Background: an optimization exercise with open tools, aiming at small area and few clock cycles. Do not read the settings as production practice.
Function not checked in this run: the RTL went through the layout flow alone.

==> design/flow/design.v <==
`timescale 1ns / 1ps
module FC
#(
  parameter input_size1= 15'd1600,
  parameter out_size1= 4'd12,
  parameter weight_base1=15'd2664,
  parameter other_weight_base1=8'd108,
  parameter input_size2= 15'd12,
  parameter out_size2= 4'd8,
  parameter weight_base2=15'd21864,
  parameter other_weight_base2=8'd144,
  parameter input_size3= 15'd8,
  parameter out_size3= 4'd2,
  parameter weight_base3=15'd21960,
  parameter other_weight_base3=8'd168
) 
(
  input clk,
  input rst_n,
 input start_FC,
 output reg end_FC,
 output reg [15:0]ram_addr_w, 
 output reg [7:0]ram_data_w, 
 output reg ram_en,     
 output reg ram_wea,    
 output reg [8:0]rom_addr_row,
 input  [31:0]rom_data_row,
 output reg rom_en_row,
 output reg [14:0]rom_addr_rw,
 input  [7:0]rom_data_rw,
 output reg rom_en_rw, 
 output reg [15:0]ram_addr_r,
 input  [7:0]ram_data_r,
 output reg ram_en_r,
 output reg [7:0]NN_out_male,
 output reg [7:0]NN_out_female
);
integer i;
reg [3:0] t;
reg signed[7:0] ans [21:0];
reg [4:0]num;
reg [7:0]num_reg;
reg [14:0]input_size;
reg [3:0]out_size;
reg [3:0]filter_num;
reg end_flag;
reg [14:0]cur_state;
reg [63:0]sum_reg;
reg start_mp;
reg signed [63:0] q1q2_sum;
reg round;
reg signed [63:0]q3;
reg signed [25:0]M0;
reg signed [20:0]Z1a2;
reg signed [5:0]bias;
always @(posedge clk)begin  
      if(!rst_n)begin
        cur_state<=11'd0;
        filter_num<=4'd0;
        num<=5'd0;
        num_reg<=8'd0;
        start_mp<=1'b0;
        end_FC<=1'b0;
        ram_en<=1'b0;
        ram_wea<=1'b0;
        ram_en_r<=1'b0;
        rom_en_rw<=1'b0;
        rom_en_row<=1'b0;
      end
      else begin
        case(cur_state)
            11'd0:begin
                if(start_FC || start_mp)begin
                    cur_state <= cur_state+1;
                    start_mp<=1;
                end
                else
                    cur_state<=cur_state;
                if(num<5'd12 && num>=0)begin  
                    ram_addr_r<=-2;  
                    rom_addr_rw <= weight_base1+filter_num * input_size1-1;  
                    rom_addr_row <= other_weight_base1+filter_num * 9'd3;  
                    input_size<=input_size1;
                    out_size<=out_size1;
                end
                else if(num<5'd20&&num>=5'd12)begin  
                    rom_addr_rw <= weight_base2+filter_num * input_size2-1;  
                    rom_addr_row <= other_weight_base2+filter_num * 9'd3;  
                    input_size<=input_size2;
                    out_size<=out_size2;
                end
                else begin  
                    rom_addr_rw <= weight_base3+filter_num * input_size3-1;  
                    rom_addr_row <= other_weight_base3+filter_num * 9'd3;  
                    input_size<=input_size3;
                    out_size<=out_size3;
                end 
                t<=0;
                num_reg<=0;
                q3<=0;
                q1q2_sum<=0;
                rom_en_rw <= 1'd0;
                rom_en_row <= 1'd1;
                ram_en<=1'b0;
                ram_wea<=1'b0;
                ram_en_r<=1'b1;
                end_FC<=0;
                sum_reg<=0;
            end
            11'd1,11'd2,11'd3:begin  
                 cur_state<= cur_state+1;
                 ram_addr_r<=ram_addr_r+1;
                 if(cur_state>=11'd2)begin
                    rom_addr_rw <= rom_addr_rw + 11'd1;
                    rom_en_rw <= 1'd1;
                 end
                 rom_addr_row <= rom_addr_row + 9'd1;
            end
            11'd1700:begin  
                ram_addr_w<=t;
                ram_data_w<=ans[t+5'd20];
                NN_out_female<=ans[5'd20];
                NN_out_male<=ans[5'd21];
                ram_en<=1'b1;
                ram_wea<=1'b1;
                ram_en_r<=1'b0;
                if(t)  
                    cur_state<=11'd1702;
                else
                    cur_state<=11'd1700;
                t<=t+1;
            end
            11'd1702:begin  
                end_FC<=1;
                start_mp<=0;
                if(t==4'd4)
                    cur_state<=11'd0;
                else
                    cur_state<=11'd1702;   
                t<=t+1;
            end
            default:begin
                rom_addr_rw <= rom_addr_rw + 11'd1;
                cur_state<=cur_state+1;
                ram_addr_r<=ram_addr_r+1;
                if(cur_state == (input_size+4'd10))begin
                    if(num==5'd21)
                        cur_state<=12'd1700;
                    else
                        cur_state<=0;
                    if(num==5'd21)
                        num<=5'd0;
                    else
                        num<=num+1;
                    if(filter_num==(out_size-1))
                        filter_num<=0;    
                    else
                        filter_num<=filter_num+1;
                end
                else if(cur_state == (input_size+9))begin
                    ans[num]<= q3[7:0];
                end
                else if(cur_state == (input_size+8))begin
                    if($signed(q3[31:0]) < -32'sd128) begin
                        q3[31:0] <= -32'd128;
                    end    
                end
                else if(cur_state == (input_size+7))begin
                    if(num<5'd20)
                        q3 <= (q3 >> 32) + round- 32'd128;
                    else
                        q3 <= (q3 >> 32) + round+ 32'd41;  
                end
                else if(cur_state == (input_size+6))begin
                    round <= q3[31];
                end
                else if(cur_state == (input_size+5))begin
                    q3 <= M0 * sum_reg;
                end
                else if(cur_state == (input_size+4))begin
                    sum_reg<=(q1q2_sum - Z1a2 + bias);
                end
                else begin
                    if(num<5'd12&&num>=0)  
                        q1q2_sum<=q1q2_sum + $signed(rom_data_rw) * $signed(ram_data_r);
                    else if(num<5'd20&&num>=5'd12)begin
                        q1q2_sum<=q1q2_sum+$signed(rom_data_rw) * ans[num_reg];
                        num_reg<=num_reg+1;    
                    end
                    else begin
                        q1q2_sum<=q1q2_sum+$signed(rom_data_rw) * ans[5'd12+num_reg];
                        num_reg<=num_reg+1;    
                end    
             end
            end
        endcase        
      end
end
always@(posedge clk ) begin
    case(cur_state)
        11'd2:begin
            M0 <= rom_data_row;
        end
        11'd3:begin
            Z1a2 <= rom_data_row;
        end
        11'd4:begin
            bias <= rom_data_row;
        end
        default:begin
            bias <= bias;
        end
    endcase
end
endmodule
==> design/flow/run.sh <==
#!/bin/bash
# synth_recipe.tcl (not shown) runs the flow's synth.tcl, then flattens the netlist and writes it again
# the make line also repeats each setting of config.mk as NAME=value (left out here)
make -C /OpenROAD-flow-scripts/flow DESIGN_CONFIG=/design/flow/config.mk WORK_HOME=/design/flow/orfs CLKGATE_MAP_FILE= SYNTH_SCRIPT=/design/flow/synth_recipe.tcl finish
==> design/flow/config.mk <==
export PLATFORM = sky130hd
export DESIGN_NAME = FC
export DESIGN_NICKNAME = FC
export VERILOG_FILES = /design/flow/design.v
export SDC_FILE = /design/flow/constraint.sdc
export NUM_CORES = 4
export LEC_CHECK = 0
export CAP_MARGIN = 20
export CORE_MARGIN = 2
export CORE_UTILIZATION = 40
export PLACE_DENSITY = 0.6
export SLEW_MARGIN = 20
==> design/flow/constraint.sdc <==
create_clock -name core_clock -period 11.0 [get_ports {clk}]
set_input_delay 2.2000 -clock core_clock [delete_from_list [all_inputs] [get_ports {clk}]]
set_output_delay 2.2000 -clock core_clock [all_outputs]
set_load 0.01 [all_outputs]
Fig. 1: signal wires on met1
The bar under the picture is 200 um long. Supply wires on this layer in gray.
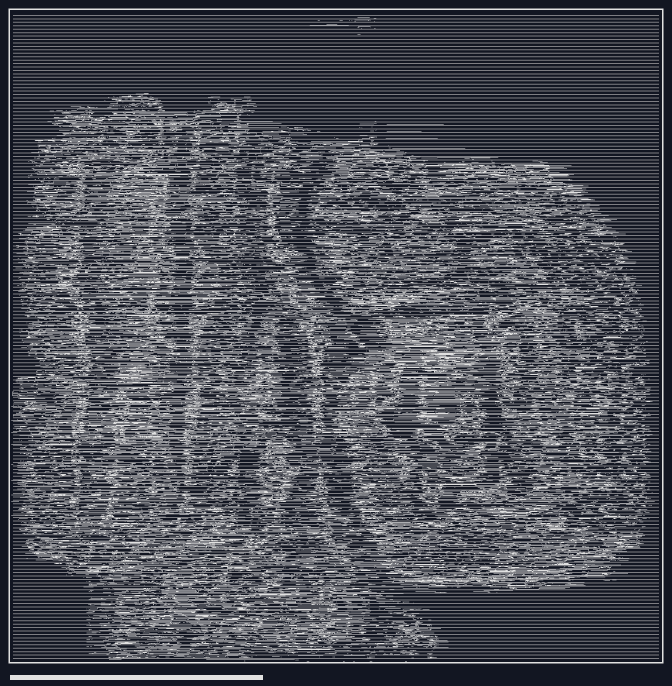
longest straight run	172 um
main direction	horizontal
wire length on this layer	122 mm
nets with wire on the layer	12462
share of all routed wire	42%

Fig. 2: M2 wires
The bar under the picture is 200 um long.
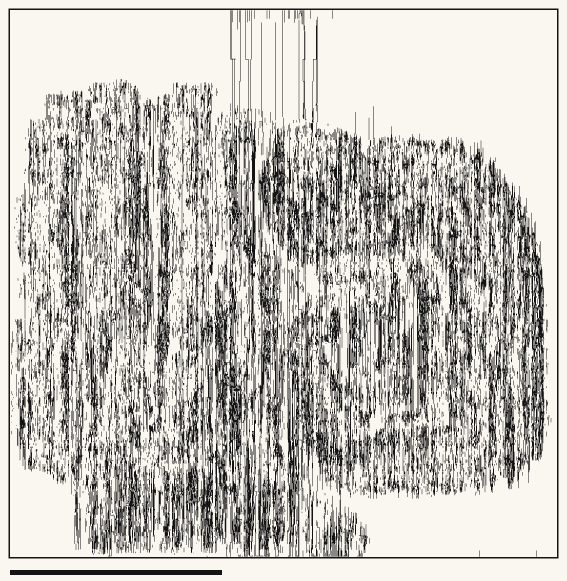
main direction	vertical
wire length on this layer	139 mm
longest straight run	225 um
nets with wire on the layer	11265
share of all routed wire	48%
routed vias: 75100
grt met2 use: 37.5%

Fig. 3: signal wires on met3
The bar under the picture is 200 um long.
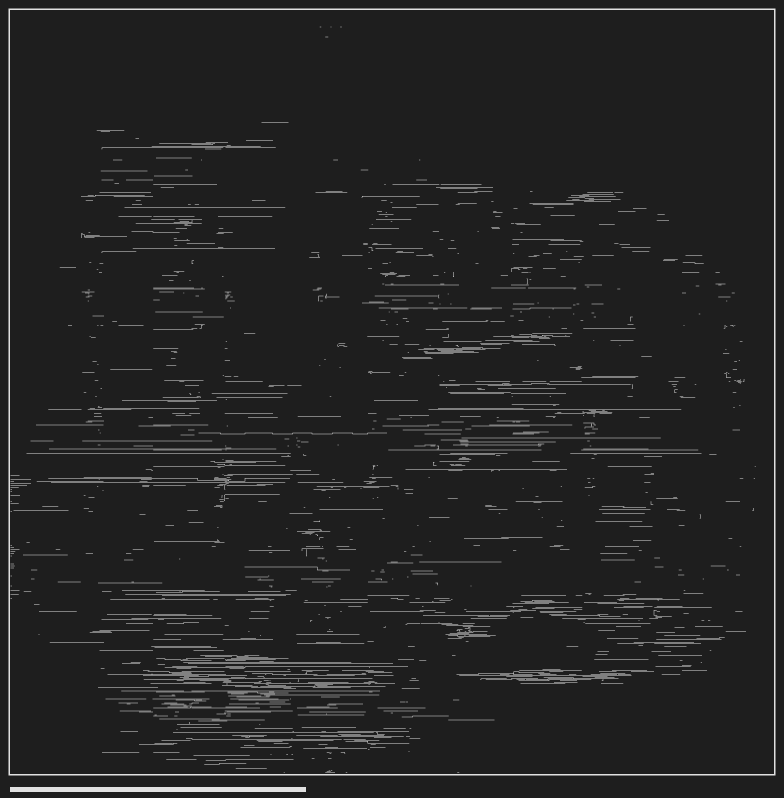
nets with wire on the layer	683
longest straight run	178 um

Fig. 4: M4 wires
Supply wires on this layer in gray.
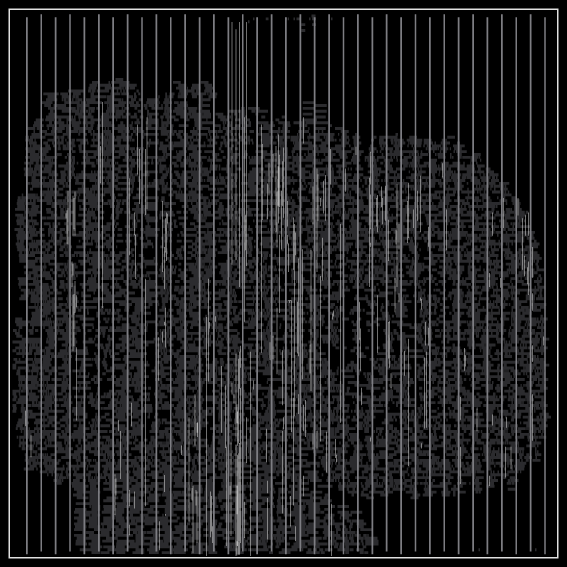
share of all routed wire	3.5%
main direction	vertical
nets with wire on the layer	155
longest straight run	250 um
wire length on this layer	10200 um
Post-Route WL: 290000 um

==> out/qor.yml <==
status:
  status: "finished clean"
worst_setup_path:
  critical_path_class: "input pin to register"
  cp-end-kind: "register"
  arrival_ps: 9970
  r2r_setup_slack_ps: 1400
  crit_chain: "clkdlybuf4s50_1 -> buf_4 -> nand2_1 -> fa_1 -> fa_2 -> inv_1 -> fa_1 -> fa_1 -> ha_1 -> ha_1 -> nand4_1 -> nor4_1 -> a21oi_1 -> a21oi_1 -> nor4b_1 -> or3_1 -> a21oi_2 -> a41oi_2 -> o31ai_1 -> xor2_1 -> a22oi_1 -> a21oi_1"
  critPathLaunchType: "input pin"
  cp_slowest_stage_delay_ps: 760
routing:
  ant_nets: 0
  wl_per_cell_um: 20.3
  first_iter_violations: 5092
global_routing:
  grt_util_all_layers_pct: 22.3
  grt_pass1_vias: 80800
  grt_antenna_before_repair: 9
  grt-ovfl-total: 0
  grt_pass1_wl_um: 461000
  grt_max_degree: 83
finish:
  final_nets: 13400
  final_core_util_pct: 43.2
  drive_gt1_share_pct: 4.95
cts:
  cts_hold_buf: 0
  cts_buffer_depth: 3
  post_cts_resized: 0
  cts_buffers: 66
  clock_sinks: 539
  clk_latency_ps: 690
  cts_setup_buffers: 0
floorplan:
  dieHeight_um: 516
  dieArea_um2: 266000
  start_util_pct: 40.3
  die_w_um: 516
  io_pins: 137
  core.rowCount: 187
  core_area_um2: 260000
logic_synthesis:
  synthTopCellsByArea: "fa_1 39%, edfxtp_1 14%, inv_1 8.0%"
  synth.distinct_cells: 96
  synth_edf_count: 499
  yosys_warnings: 1
  synth_area_um2: 105000
  ys_ff_latch: 539
  synthCells: 10800
  synth_top_area_cell: "fa_1"
  async_reset_ff_share_pct: 0
  yosys_most_used_dff: "edfxtp_1"
  yosysMostFrequentCell: "inv_1"
timing:
  min_period_ps: 9620
  finClkSkew_ps: 41.7
  max_freq_mhz: 104
  fin_crit_sh_pct: 87.4
hold_path:
  hp-class: "register to register"
run:
  max-cap-violations: 0
placement:
  port_buffers: 118
[worst max-delay path: cells and delay by family]
kind	cells	cell delay, ps
xor+xnor	1	110
fa+ha+maj	6	2900
simple gates	5	1360
compound gates	7	1720
buf+inv	3	1670
[worst paths after layout]
check | endpoint | cells past startpoint | startpoint
worst max register to register | q1q2_sum[63] | 29 | register
worst max-delay path | q1q2_sum[61] | 22 | rom_data_rw[7]
worst min register to register | rom_en_row | 1 | rom_en_row
worst min-delay path | rom_en_row | 1 | rom_en_row
[metrics by stage]
| stage | setup slack (ps) | cells | hold WS [ps] |
|---|---|---|---|
| global placement | 753 | 14100 | 448 |
| CTS | 1400 | 14200 | 485 |
| global route | 869 | 14200 | 516 |
| floorplan | 522 | 10800 | 451 |
| finish | 1380 | 14200 | 479 |
| detailed placement | 713 | 14100 | 472 |
[cell usage in the layout, fill, tap and decap left out, types with 81 or more instances in the layout]
cell type,n
edfxtp_1,499
a21o_1,172
fa_1,2023
nand4_1,81
a21oi_1,473
xnor2_1,297
ha_1,647
and2_1,625
o21ai_0,240
inv_1,2232
mux4_2,144
xor2_1,185
nor2_1,406
nor2b_1,85
buf_4,178
nand3_1,126
nand2_1,1192
clkdlybuf4s50_1,116
[logic make-up (layout without fill, tap and decap cells)]
family,count (synthesis),in the layout,synth area share (%)
flops,539,539,15.1
other cells,1,19,0.00358
mux,188,188,3.52
fa+ha+maj,2673,2673,46.5
xor+xnor,482,482,4.03
compound gates,1351,1351,8.14
buf+inv,2734,2670,9.87
simple gates,2818,2818,12.9
[metal layers]
metal | wire length [um] | share of wire [%] | up-vias | track usage (%)
met4 | 10200 | 3.5 | 0 | 7.65
li1 | - | - | 33600 | -
met5 | 0 | 0 | - | 0
met2 | 139000 | 48 | 2305 | 37.5
met1 | 122000 | 42 | 38700 | 29.7
met3 | 18000 | 6.2 | 478 | 2.67
[final cells by class]
class / count / area (um^2) / share of cell area [%]
antenna: 7 / 17.5 / 0.0156
clock buffer: 89 / 1830 / 1.63
clock inverter: 33 / 497 / 0.442
inverter: 2244 / 8430 / 7.50
multi-input combinational: 7524 / 78800 / 70.1
sequential: 539 / 15800 / 14.1
tap: 3496 / 4370 / 3.89
timing repair buffer: 304 / 2660 / 2.37

[what the ideal ports hide]
How much do the figures lean on ideal ports? The routed layout below was timed once more, with nothing changed but the port constraints.
Step 1 sets driving cells, clkbuf_16 on the clock port and buf_2 on the other inputs (assumed; they add their load-dependent delay and slew).
Step 2 times the ports against the registers' clock, not the clock port: input delays grow and output delays shrink by t, the midpoint of the rising clock arrivals with the driver on.
Three values: ideal ports, drivers, drivers and shift; two values: the first two.
shift t [ns]: 0.736
setup slack, ns: 1.383 / 1.405 / 0.692
slew at the worst register clock pin (ns): 0.07 / 0.07
After both steps setup and hold are still met in this run. For this run, drivers alone change the setup slack by +0.022 ns; drivers and shift together by -0.691 ns.
